What follows belongs to an exercise in optimizing a design on an open flow for small area and a short achievable clock period; a production flow would make more cautious choices.
The RTL was checked by simulation tests, not by an equivalence proof against the original design.

File: design/flow/design.v
module CORDIC
(
    input   wire                    rst_n,
    input   wire                    clk,
    input   wire                    run_i,
    input   wire                    r965_flag_i,
    input   wire    [16:0]          idata_i,
    input   wire    [16:0]          qdata_i,
    input   wire    [14:0]          angle_i,
    output  wire    [15:0]          idata_o,
    output  wire    [15:0]          qdata_o
);
wire    [17:0]      w_rot0_i_add_q;
wire    [17:0]      w_rot0_i_minus_q;
wire    [17:0]      w_rot0_q_add_i;
wire    [17:0]      w_rot0_q_minus_i;
wire    [14:0]      w_rot0_add_half;
wire    [14:0]      w_rot0_minus_half;
wire    [17:0]      w_rot0_i;
wire    [17:0]      w_rot0_q;
wire    [14:0]      w_rot0_angle;
wire    [17:0]      w_rot1_i_add_q;
wire    [17:0]      w_rot1_i_minus_q;
wire    [17:0]      w_rot1_q_add_i;
wire    [17:0]      w_rot1_q_minus_i;
wire    [14:0]      w_rot1_add_half;
wire    [14:0]      w_rot1_minus_half;
wire    [17:0]      w_rot1_i;
wire    [17:0]      w_rot1_q;
wire    [14:0]      w_rot1_angle;
reg     [17:0]      r_rot1_i;
reg     [17:0]      r_rot1_q;
reg     [14:0]      r_rot1_angle;
assign  w_rot0_i_add_q      = {idata_i[16],idata_i} + {qdata_i[16],qdata_i};
assign  w_rot0_i_minus_q    = {idata_i[16],idata_i} - {qdata_i[16],qdata_i};
assign  w_rot0_q_add_i      = {qdata_i[16],qdata_i} + {idata_i[16],idata_i};
assign  w_rot0_q_minus_i    = {qdata_i[16],qdata_i} - {idata_i[16],idata_i};
assign  w_rot0_add_half     = angle_i + 15'd4095;
assign  w_rot0_minus_half   = angle_i - 15'd4095;
assign  w_rot0_i            = angle_i[14] ? w_rot0_i_add_q   : w_rot0_i_minus_q  ;
assign  w_rot0_q            = angle_i[14] ? w_rot0_q_minus_i : w_rot0_q_add_i    ;
assign  w_rot0_angle        = angle_i[14] ? w_rot0_add_half  : w_rot0_minus_half ;
assign  w_rot1_i_add_q      = w_rot0_i + {w_rot0_q[17],w_rot0_q[17:1]};
assign  w_rot1_i_minus_q    = w_rot0_i - {w_rot0_q[17],w_rot0_q[17:1]};
assign  w_rot1_q_add_i      = w_rot0_q + {w_rot0_i[17],w_rot0_i[17:1]};
assign  w_rot1_q_minus_i    = w_rot0_q - {w_rot0_i[17],w_rot0_i[17:1]};
assign  w_rot1_add_half     = w_rot0_angle + 15'd2418;
assign  w_rot1_minus_half   = w_rot0_angle - 15'd2418;
assign  w_rot1_i            = w_rot0_angle[14] ? w_rot1_i_add_q   : w_rot1_i_minus_q  ;
assign  w_rot1_q            = w_rot0_angle[14] ? w_rot1_q_minus_i : w_rot1_q_add_i    ;
assign  w_rot1_angle        = w_rot0_angle[14] ? w_rot1_add_half  : w_rot1_minus_half ;
always @ ( posedge clk or negedge rst_n )
begin
    if ( ~rst_n )
    begin
        r_rot1_i        <= 18'd0;
        r_rot1_q        <= 18'd0;
        r_rot1_angle    <= 15'd0;
    end
    else if ( run_i )
    begin
        r_rot1_i        <= w_rot1_i;
        r_rot1_q        <= w_rot1_q;
        r_rot1_angle    <= w_rot1_angle;
    end
end
wire    [17:0]      w_rot2_i_add_q;
wire    [17:0]      w_rot2_i_minus_q;
wire    [17:0]      w_rot2_q_add_i;
wire    [17:0]      w_rot2_q_minus_i;
wire    [14:0]      w_rot2_add_half;
wire    [14:0]      w_rot2_minus_half;
wire    [17:0]      w_rot2_i;
wire    [17:0]      w_rot2_q;
wire    [14:0]      w_rot2_angle;
wire    [17:0]      w_rot3_i_add_q;
wire    [17:0]      w_rot3_i_minus_q;
wire    [17:0]      w_rot3_q_add_i;
wire    [17:0]      w_rot3_q_minus_i;
wire    [14:0]      w_rot3_add_half;
wire    [14:0]      w_rot3_minus_half;
wire    [17:0]      w_rot3_i;
wire    [17:0]      w_rot3_q;
wire    [14:0]      w_rot3_angle;
reg     [17:0]      r_rot3_i;
reg     [17:0]      r_rot3_q;
reg     [14:0]      r_rot3_angle;
assign  w_rot2_i_add_q      = r_rot1_i + {{2{r_rot1_q[17]}},r_rot1_q[17:2]};
assign  w_rot2_i_minus_q    = r_rot1_i - {{2{r_rot1_q[17]}},r_rot1_q[17:2]};
assign  w_rot2_q_add_i      = r_rot1_q + {{2{r_rot1_i[17]}},r_rot1_i[17:2]};
assign  w_rot2_q_minus_i    = r_rot1_q - {{2{r_rot1_i[17]}},r_rot1_i[17:2]};
assign  w_rot2_add_half     = r_rot1_angle + 15'd1277;
assign  w_rot2_minus_half   = r_rot1_angle - 15'd1277;
assign  w_rot2_i            = r_rot1_angle[14] ? w_rot2_i_add_q   : w_rot2_i_minus_q  ;
assign  w_rot2_q            = r_rot1_angle[14] ? w_rot2_q_minus_i : w_rot2_q_add_i    ;
assign  w_rot2_angle        = r_rot1_angle[14] ? w_rot2_add_half  : w_rot2_minus_half ;
assign  w_rot3_i_add_q      = w_rot2_i + {{3{w_rot2_q[17]}},w_rot2_q[17:3]};
assign  w_rot3_i_minus_q    = w_rot2_i - {{3{w_rot2_q[17]}},w_rot2_q[17:3]};
assign  w_rot3_q_add_i      = w_rot2_q + {{3{w_rot2_i[17]}},w_rot2_i[17:3]};
assign  w_rot3_q_minus_i    = w_rot2_q - {{3{w_rot2_i[17]}},w_rot2_i[17:3]};
assign  w_rot3_add_half     = w_rot2_angle + 15'd648;
assign  w_rot3_minus_half   = w_rot2_angle - 15'd648;
assign  w_rot3_i            = w_rot2_angle[14] ? w_rot3_i_add_q   : w_rot3_i_minus_q  ;
assign  w_rot3_q            = w_rot2_angle[14] ? w_rot3_q_minus_i : w_rot3_q_add_i    ;
assign  w_rot3_angle        = w_rot2_angle[14] ? w_rot3_add_half  : w_rot3_minus_half ;
always @ ( posedge clk or negedge rst_n )
begin
    if ( ~rst_n )
    begin
        r_rot3_i        <= 18'd0;
        r_rot3_q        <= 18'd0;
        r_rot3_angle    <= 15'd0;
    end
    else if ( run_i )
    begin
        r_rot3_i        <= w_rot3_i;
        r_rot3_q        <= w_rot3_q;
        r_rot3_angle    <= w_rot3_angle;
    end
end
wire    [17:0]      w_rot4_i_add_q;
wire    [17:0]      w_rot4_i_minus_q;
wire    [17:0]      w_rot4_q_add_i;
wire    [17:0]      w_rot4_q_minus_i;
wire    [14:0]      w_rot4_add_half;
wire    [14:0]      w_rot4_minus_half;
wire    [17:0]      w_rot4_i;
wire    [17:0]      w_rot4_q;
wire    [14:0]      w_rot4_angle;
wire    [17:0]      w_rot5_i_add_q;
wire    [17:0]      w_rot5_i_minus_q;
wire    [17:0]      w_rot5_q_add_i;
wire    [17:0]      w_rot5_q_minus_i;
wire    [14:0]      w_rot5_add_half;
wire    [14:0]      w_rot5_minus_half;
wire    [17:0]      w_rot5_i;
wire    [17:0]      w_rot5_q;
wire    [14:0]      w_rot5_angle;
reg     [17:0]      r_rot5_i;
reg     [17:0]      r_rot5_q;
reg     [14:0]      r_rot5_angle;
assign  w_rot4_i_add_q      = r_rot3_i + {{4{r_rot3_q[17]}},r_rot3_q[17:4]};
assign  w_rot4_i_minus_q    = r_rot3_i - {{4{r_rot3_q[17]}},r_rot3_q[17:4]};
assign  w_rot4_q_add_i      = r_rot3_q + {{4{r_rot3_i[17]}},r_rot3_i[17:4]};
assign  w_rot4_q_minus_i    = r_rot3_q - {{4{r_rot3_i[17]}},r_rot3_i[17:4]};
assign  w_rot4_add_half     = r_rot3_angle + 15'd325;
assign  w_rot4_minus_half   = r_rot3_angle - 15'd325;
assign  w_rot4_i            = r_rot3_angle[14] ? w_rot4_i_add_q   : w_rot4_i_minus_q  ;
assign  w_rot4_q            = r_rot3_angle[14] ? w_rot4_q_minus_i : w_rot4_q_add_i    ;
assign  w_rot4_angle        = r_rot3_angle[14] ? w_rot4_add_half  : w_rot4_minus_half ;
assign  w_rot5_i_add_q      = w_rot4_i + {{5{w_rot4_q[17]}},w_rot4_q[17:5]};
assign  w_rot5_i_minus_q    = w_rot4_i - {{5{w_rot4_q[17]}},w_rot4_q[17:5]};
assign  w_rot5_q_add_i      = w_rot4_q + {{5{w_rot4_i[17]}},w_rot4_i[17:5]};
assign  w_rot5_q_minus_i    = w_rot4_q - {{5{w_rot4_i[17]}},w_rot4_i[17:5]};
assign  w_rot5_add_half     = w_rot4_angle + 15'd162;
assign  w_rot5_minus_half   = w_rot4_angle - 15'd162;
assign  w_rot5_i            = w_rot4_angle[14] ? w_rot5_i_add_q   : w_rot5_i_minus_q  ;
assign  w_rot5_q            = w_rot4_angle[14] ? w_rot5_q_minus_i : w_rot5_q_add_i    ;
assign  w_rot5_angle        = w_rot4_angle[14] ? w_rot5_add_half  : w_rot5_minus_half ;
always @ ( posedge clk or negedge rst_n )
begin
    if ( ~rst_n )
    begin
        r_rot5_i        <= 18'd0;
        r_rot5_q        <= 18'd0;
        r_rot5_angle    <= 15'd0;
    end
    else if ( run_i )
    begin
        r_rot5_i        <= w_rot5_i;
        r_rot5_q        <= w_rot5_q;
        r_rot5_angle    <= w_rot5_angle;
    end
end
wire    [17:0]      w_rot6_i_add_q;
wire    [17:0]      w_rot6_i_minus_q;
wire    [17:0]      w_rot6_q_add_i;
wire    [17:0]      w_rot6_q_minus_i;
wire    [14:0]      w_rot6_add_half;
wire    [14:0]      w_rot6_minus_half;
wire    [17:0]      w_rot6_i;
wire    [17:0]      w_rot6_q;
wire    [14:0]      w_rot6_angle;
wire    [17:0]      w_rot7_i_add_q;
wire    [17:0]      w_rot7_i_minus_q;
wire    [17:0]      w_rot7_q_add_i;
wire    [17:0]      w_rot7_q_minus_i;
wire    [14:0]      w_rot7_add_half;
wire    [14:0]      w_rot7_minus_half;
wire    [17:0]      w_rot7_i;
wire    [17:0]      w_rot7_q;
wire    [14:0]      w_rot7_angle;
reg     [17:0]      r_rot7_i;
reg     [17:0]      r_rot7_q;
reg     [14:0]      r_rot7_angle;
assign  w_rot6_i_add_q      = r_rot5_i + {{6{r_rot5_q[17]}},r_rot5_q[17:6]};
assign  w_rot6_i_minus_q    = r_rot5_i - {{6{r_rot5_q[17]}},r_rot5_q[17:6]};
assign  w_rot6_q_add_i      = r_rot5_q + {{6{r_rot5_i[17]}},r_rot5_i[17:6]};
assign  w_rot6_q_minus_i    = r_rot5_q - {{6{r_rot5_i[17]}},r_rot5_i[17:6]};
assign  w_rot6_add_half     = r_rot5_angle + 15'd81;
assign  w_rot6_minus_half   = r_rot5_angle - 15'd81;
assign  w_rot6_i            = r_rot5_angle[14] ? w_rot6_i_add_q   : w_rot6_i_minus_q  ;
assign  w_rot6_q            = r_rot5_angle[14] ? w_rot6_q_minus_i : w_rot6_q_add_i    ;
assign  w_rot6_angle        = r_rot5_angle[14] ? w_rot6_add_half  : w_rot6_minus_half ;
assign  w_rot7_i_add_q      = w_rot6_i + {{7{w_rot6_q[17]}},w_rot6_q[17:7]};
assign  w_rot7_i_minus_q    = w_rot6_i - {{7{w_rot6_q[17]}},w_rot6_q[17:7]};
assign  w_rot7_q_add_i      = w_rot6_q + {{7{w_rot6_i[17]}},w_rot6_i[17:7]};
assign  w_rot7_q_minus_i    = w_rot6_q - {{7{w_rot6_i[17]}},w_rot6_i[17:7]};
assign  w_rot7_add_half     = w_rot6_angle + 15'd40;
assign  w_rot7_minus_half   = w_rot6_angle - 15'd40;
assign  w_rot7_i            = w_rot6_angle[14] ? w_rot7_i_add_q   : w_rot7_i_minus_q  ;
assign  w_rot7_q            = w_rot6_angle[14] ? w_rot7_q_minus_i : w_rot7_q_add_i    ;
assign  w_rot7_angle        = w_rot6_angle[14] ? w_rot7_add_half  : w_rot7_minus_half ;
always @ ( posedge clk or negedge rst_n )
begin
    if ( ~rst_n )
    begin
        r_rot7_i        <= 18'd0;
        r_rot7_q        <= 18'd0;
        r_rot7_angle    <= 15'd0;
    end
    else if ( run_i )
    begin
        r_rot7_i        <= w_rot7_i;
        r_rot7_q        <= w_rot7_q;
        r_rot7_angle    <= w_rot7_angle;
    end
end
wire    [17:0]      w_rot8_i_add_q;
wire    [17:0]      w_rot8_i_minus_q;
wire    [17:0]      w_rot8_q_add_i;
wire    [17:0]      w_rot8_q_minus_i;
wire    [14:0]      w_rot8_add_half;
wire    [14:0]      w_rot8_minus_half;
wire    [17:0]      w_rot8_i;
wire    [17:0]      w_rot8_q;
wire    [14:0]      w_rot8_angle;
wire    [17:0]      w_rot9_i_add_q;
wire    [17:0]      w_rot9_i_minus_q;
wire    [17:0]      w_rot9_q_add_i;
wire    [17:0]      w_rot9_q_minus_i;
wire    [14:0]      w_rot9_add_half;
wire    [14:0]      w_rot9_minus_half;
wire    [17:0]      w_rot9_i;
wire    [17:0]      w_rot9_q;
wire    [14:0]      w_rot9_angle;
reg     [17:0]      r_rot9_i;
reg     [17:0]      r_rot9_q;
reg     [14:0]      r_rot9_angle;
assign  w_rot8_i_add_q      = r_rot7_i + {{8{r_rot7_q[17]}},r_rot7_q[17:8]};
assign  w_rot8_i_minus_q    = r_rot7_i - {{8{r_rot7_q[17]}},r_rot7_q[17:8]};
assign  w_rot8_q_add_i      = r_rot7_q + {{8{r_rot7_i[17]}},r_rot7_i[17:8]};
assign  w_rot8_q_minus_i    = r_rot7_q - {{8{r_rot7_i[17]}},r_rot7_i[17:8]};
assign  w_rot8_add_half     = r_rot7_angle + 15'd20;
assign  w_rot8_minus_half   = r_rot7_angle - 15'd20;
assign  w_rot8_i            = r_rot7_angle[14] ? w_rot8_i_add_q   : w_rot8_i_minus_q  ;
assign  w_rot8_q            = r_rot7_angle[14] ? w_rot8_q_minus_i : w_rot8_q_add_i    ;
assign  w_rot8_angle        = r_rot7_angle[14] ? w_rot8_add_half  : w_rot8_minus_half ;
assign  w_rot9_i_add_q      = w_rot8_i + {{9{w_rot8_q[17]}},w_rot8_q[17:9]};
assign  w_rot9_i_minus_q    = w_rot8_i - {{9{w_rot8_q[17]}},w_rot8_q[17:9]};
assign  w_rot9_q_add_i      = w_rot8_q + {{9{w_rot8_i[17]}},w_rot8_i[17:9]};
assign  w_rot9_q_minus_i    = w_rot8_q - {{9{w_rot8_i[17]}},w_rot8_i[17:9]};
assign  w_rot9_add_half     = w_rot8_angle + 15'd10;
assign  w_rot9_minus_half   = w_rot8_angle - 15'd10;
assign  w_rot9_i            = w_rot8_angle[14] ? w_rot9_i_add_q   : w_rot9_i_minus_q  ;
assign  w_rot9_q            = w_rot8_angle[14] ? w_rot9_q_minus_i : w_rot9_q_add_i    ;
assign  w_rot9_angle        = w_rot8_angle[14] ? w_rot9_add_half  : w_rot9_minus_half ;
always @ ( posedge clk or negedge rst_n )
begin
    if ( ~rst_n )
    begin
        r_rot9_i        <= 18'd0;
        r_rot9_q        <= 18'd0;
        r_rot9_angle    <= 15'd0;
    end
    else if ( run_i )
    begin
        r_rot9_i        <= w_rot9_i;
        r_rot9_q        <= w_rot9_q;
        r_rot9_angle    <= w_rot9_angle;
    end
end
wire    [17:0]      w_rot10_i_add_q;
wire    [17:0]      w_rot10_i_minus_q;
wire    [17:0]      w_rot10_q_add_i;
wire    [17:0]      w_rot10_q_minus_i;
wire    [14:0]      w_rot10_add_half;
wire    [14:0]      w_rot10_minus_half;
wire    [17:0]      w_rot10_i;
wire    [17:0]      w_rot10_q;
wire    [14:0]      w_rot10_angle;
wire    [17:0]      w_rot11_i_add_q;
wire    [17:0]      w_rot11_i_minus_q;
wire    [17:0]      w_rot11_q_add_i;
wire    [17:0]      w_rot11_q_minus_i;
wire    [14:0]      w_rot11_add_half;
wire    [14:0]      w_rot11_minus_half;
wire    [17:0]      w_rot11_i;
wire    [17:0]      w_rot11_q;
wire    [14:0]      w_rot11_angle;
reg     [17:0]      r_rot11_i;
reg     [17:0]      r_rot11_q;
reg     [14:0]      r_rot11_angle;
assign  w_rot10_i_add_q     = r_rot9_i + {{10{r_rot9_q[17]}},r_rot9_q[17:10]};
assign  w_rot10_i_minus_q   = r_rot9_i - {{10{r_rot9_q[17]}},r_rot9_q[17:10]};
assign  w_rot10_q_add_i     = r_rot9_q + {{10{r_rot9_i[17]}},r_rot9_i[17:10]};
assign  w_rot10_q_minus_i   = r_rot9_q - {{10{r_rot9_i[17]}},r_rot9_i[17:10]};
assign  w_rot10_add_half    = r_rot9_angle + 15'd5;
assign  w_rot10_minus_half  = r_rot9_angle - 15'd5;
assign  w_rot10_i           = r_rot9_angle[14] ? w_rot10_i_add_q   : w_rot10_i_minus_q  ;
assign  w_rot10_q           = r_rot9_angle[14] ? w_rot10_q_minus_i : w_rot10_q_add_i    ;
assign  w_rot10_angle       = r_rot9_angle[14] ? w_rot10_add_half  : w_rot10_minus_half ;
assign  w_rot11_i_add_q     = w_rot10_i + {{11{w_rot10_q[17]}},w_rot10_q[17:11]};
assign  w_rot11_i_minus_q   = w_rot10_i - {{11{w_rot10_q[17]}},w_rot10_q[17:11]};
assign  w_rot11_q_add_i     = w_rot10_q + {{11{w_rot10_i[17]}},w_rot10_i[17:11]};
assign  w_rot11_q_minus_i   = w_rot10_q - {{11{w_rot10_i[17]}},w_rot10_i[17:11]};
assign  w_rot11_add_half    = w_rot10_angle + 15'd2;
assign  w_rot11_minus_half  = w_rot10_angle - 15'd2;
assign  w_rot11_i           = w_rot10_angle[14] ? w_rot11_i_add_q   : w_rot11_i_minus_q  ;
assign  w_rot11_q           = w_rot10_angle[14] ? w_rot11_q_minus_i : w_rot11_q_add_i    ;
assign  w_rot11_angle       = w_rot10_angle[14] ? w_rot11_add_half  : w_rot11_minus_half ;
always @ ( posedge clk or negedge rst_n )
begin
    if ( ~rst_n )
    begin
        r_rot11_i        <= 18'd0;
        r_rot11_q        <= 18'd0;
        r_rot11_angle    <= 15'd0;
    end
    else if ( run_i )
    begin
        r_rot11_i        <= w_rot11_i;
        r_rot11_q        <= w_rot11_q;
        r_rot11_angle    <= w_rot11_angle;
    end
end
wire    [17:0]      w_rot12_i_add_q;
wire    [17:0]      w_rot12_i_minus_q;
wire    [17:0]      w_rot12_q_add_i;
wire    [17:0]      w_rot12_q_minus_i;
wire    [17:0]      w_rot12_i;
wire    [17:0]      w_rot12_q;
reg     [17:0]      r_rot12_i;
reg     [17:0]      r_rot12_q;
assign  w_rot12_i_add_q     = r_rot11_i + {{12{r_rot11_q[17]}},r_rot11_q[17:12]};
assign  w_rot12_i_minus_q   = r_rot11_i - {{12{r_rot11_q[17]}},r_rot11_q[17:12]};
assign  w_rot12_q_add_i     = r_rot11_q + {{12{r_rot11_i[17]}},r_rot11_i[17:12]};
assign  w_rot12_q_minus_i   = r_rot11_q - {{12{r_rot11_i[17]}},r_rot11_i[17:12]};
assign  w_rot12_i           = r_rot11_angle[14] ? w_rot12_i_add_q   : w_rot12_i_minus_q;
assign  w_rot12_q           = r_rot11_angle[14] ? w_rot12_q_minus_i : w_rot12_q_add_i;
always @ ( posedge clk or negedge rst_n )
begin
    if ( ~rst_n )
    begin
        r_rot12_i        <= 18'd0;
        r_rot12_q        <= 18'd0;
    end
    else if ( run_i )
    begin
        r_rot12_i        <= w_rot12_i;
        r_rot12_q        <= w_rot12_q;
    end
end
assign idata_o = r_rot12_i;
assign qdata_o = r_rot12_q;
endmodule
File: design/flow/run.sh
#!/bin/bash
# synth_recipe.tcl (not shown) runs the flow's synth.tcl, then flattens the netlist and writes it again
# the make line also repeats each setting of config.mk as NAME=value (left out here)
make -C /OpenROAD-flow-scripts/flow DESIGN_CONFIG=/design/flow/config.mk WORK_HOME=/design/flow/orfs CLKGATE_MAP_FILE= SYNTH_SCRIPT=/design/flow/synth_recipe.tcl finish
File: design/flow/config.mk
export PLATFORM = sky130hd
export DESIGN_NAME = CORDIC
export DESIGN_NICKNAME = CORDIC
export VERILOG_FILES = /design/flow/design.v
export SDC_FILE = /design/flow/constraint.sdc
export NUM_CORES = 4
export LEC_CHECK = 0
export CAP_MARGIN = 20
export CORE_MARGIN = 2
export CORE_UTILIZATION = 40
export SLEW_MARGIN = 20
File: design/flow/constraint.sdc
create_clock -name core_clock -period 7.5 [get_ports {clk}]
set_input_delay 1.5000 -clock core_clock [delete_from_list [all_inputs] [get_ports {clk}]]
set_output_delay 1.5000 -clock core_clock [all_outputs]
set_load 0.01 [all_outputs]
### Metal layers overlaid

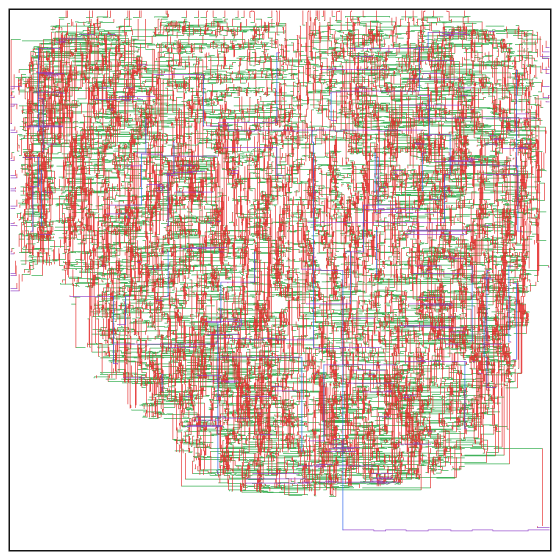
Red is M2, wire length 55.3 mm. Purple is M3, wire length 3480 µm. Green is M1, wire length 54.0 mm. Blue is M4, wire length 1680 µm.

### Signal metal coverage by tile

Bar = 100 µm. The die is cut into 34 by 34 equal tiles; dark blue is low, red is high, scaled to the fullest tile. Values are wire area over tile area, all layers added.
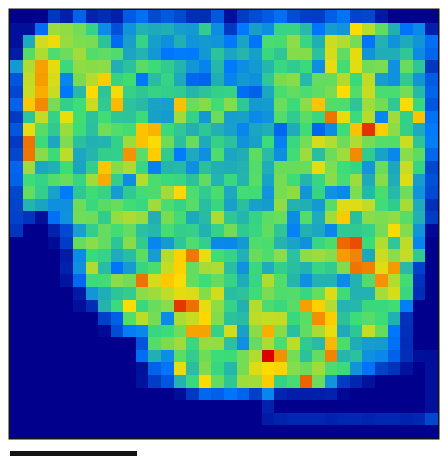
33% of the tiles are over half the peak. The mean over all tiles is 0.15. The emptiest ninth of the die: bottom left. The fullest tile reaches 0.42. 18% of the tiles are nearly empty.
total routed wirelength: 114000 µm
via count: 38858
overall routing resource usage: 19.8%
wire length per cell: 16.2 µm

==> flow_metrics.env <==
export IMPL_core_um2=111000
export IMPL_postLayoutCellArea_um2=48800
export IMPL_die_h_um=338
export IMPL_drtIter0Drc=1984
export IMPL_finalSetupViolCount=0
export IMPL_drt_met1_wl_um=54000
export IMPL_drive_above_1_share_pct=7.39
export IMPL_ant_nets=0
export IMPL_die_x_um=338
export IMPL_synth_edf_count=0
export IMPL_cts_sinks=324
export IMPL_layout_common_cells="641 x ha_1, 496 x nor2_1, 471 x a21oi_1"
export IMPL_n_fill_cell=11106
export IMPL_synth_most_common_cell="ha_1"
export IMPL_status="finished clean"
export IMPL_critPathKind="register to register"
export IMPL_worstSkewPairLatency_ns=0.63
export IMPL_hold_viol_final=0
export IMPL_grt_pass1_vias=37022
export IMPL_fin_util_pct=44.1
export IMPL_initial_utilization_pct=40.3
export IMPL_grt_first_pass_wirelength_um=189000
export IMPL_postCtsHoldBufs=0
export IMPL_port_buffers=83
export IMPL_cp_start_kind="register"
export IMPL_path_clk_slew_ns=0.06
export IMPL_cts_buffers=42
export IMPL_fmax_ghz=0.143
export IMPL_async_flop_share_pct=100
export IMPL_met3_length_um=3480
export IMPL_min_path_type="register to register"
export IMPL_path_max_fanout=6
export IMPL_relSlewSlack_pct=35.3
export IMPL_synth_common_cells="641 x ha_1, 496 x nor2_1, 471 x a21oi_1, 435 x xnor2_1, 393 x inv_1"
export IMPL_drt_first_pass_iters=7
export IMPL_htree_num_levels=2
export IMPL_max_stage_delay_ns=0.46
export IMPL_finalCriticalPeriod_ns=7.00
export IMPL_cts_root_buffer="clkbuf_16"
export IMPL_top_usage_layer="met2"
export IMPL_maxCapViolations=0
export IMPL_critPathCaptureType="register"
export IMPL_dp_final_hpwl_um=91100
export IMPL_synth_top_cell_by_area="dfrtp_1"
export IMPL_cts_resized=0
export IMPL_die_area_um2=114000
state kept, by name, indices dropped and copies added (netlist names):
register,count
r_rot7_i,18
r_rot12_q,16
r_rot11_q,18
r_rot9_i,18
r_rot1_angle,15
r_rot12_i,16
r_rot3_q,18
r_rot7_angle,15
r_rot1_q,18
r_rot9_angle,15
r_rot7_q,18
r_rot5_q,18
r_rot3_i,18
r_rot1_i,18
r_rot5_i,18
r_rot11_angle,1
r_rot11_i,18
r_rot5_angle,15
r_rot3_angle,15
r_rot9_q,18
cell families (layout without fill, tap and decap cells):
family          count (synthesis)  after routing  share of synthesized area [%]
compound gates               1616           1616                           23.6
simple gates                 1479           1479                           15.9
fa+ha+maj                     679            679                           19.7
xor+xnor                      651            651                           12.9
buf+inv                       526            615                           4.51
flops                         324            324                           18.2
mux                           211            211                           5.24
through the flow:
step | std cells | setup slack, ns
3_3_place_gp | 6986 | 0.315
3_5_place_dp | 6986 | 0.328
2_1_floorplan | 5486 | 1.00
5_1_grt | 7063 | 0.0228
6_report | 7063 | 0.502
4_1_cts | 7063 | 0.598
cell type report:
type / count / area [µm²] / area share [%]
repair buffers: 141 / 1300 / 2.66
inverters: 397 / 1500 / 3.06
flip-flops and latches: 324 / 8110 / 16.6
clock buffers: 61 / 1240 / 2.55
multi-input cells: 4636 / 34500 / 70.8
well taps: 1488 / 1860 / 3.82
clock inverters: 16 / 256 / 0.526
critical path, delay by kind of cell (launching register included):
family,cells,cell delay (ns)
AO/OA/AOI/OAI,12,2.66
XOR/XNOR,2,0.37
adder cells (fa/ha/maj),4,1.30
flip-flops,1,0.46
multiplexers,1,0.09
AND/OR/NAND/NOR,9,1.97
path summary, 6_finish.rpt:
path | from | to | slack [ns] | cells after the start
worst max-delay path | r_rot9_q[13] | r_rot11_q[17] | 0.50 | 28
worst min-delay path | r_rot12_i[7] | r_rot12_i[7] | 0.48 | 2
worst max register to register | r_rot9_q[13] | r_rot11_q[17] | 0.50 | 28
worst min register to register | r_rot12_i[7] | r_rot12_i[7] | 0.48 | 2
max in group asynchronous | rst_n | r_rot1_angle[3] | 5.47 | 2
min in group asynchronous | rst_n | r_rot9_i[6] | 0.75 | 1

-- afterwards: timing with drivers on the ports --
No port has a modelled driver above. Below, the same layout with a new extraction and two added sets of constraints.
Step 1 assumes that a clkbuf_16 drives the clock port and a buf_2 every other input.
Step 2 also shifts input and output timing later by t, the mid clock arrival at the registers, as if the neighbouring blocks saw the same clock.
a / b / c = ideal ports / drivers / drivers and shift; a / b = the first two.
t, ns: 0.683
setup WS [ns]: 0.502 / 0.502 / 0.249
slew at the worst register clock pin (ns): 0.06 / 0.06
worst data-port slew with drivers (ns): 0.05
pins driven straight from the clock port: 1
After both steps this run still meets setup and hold. For this run, drivers alone change the setup slack by 0.000 ns; drivers and shift together by -0.253 ns.
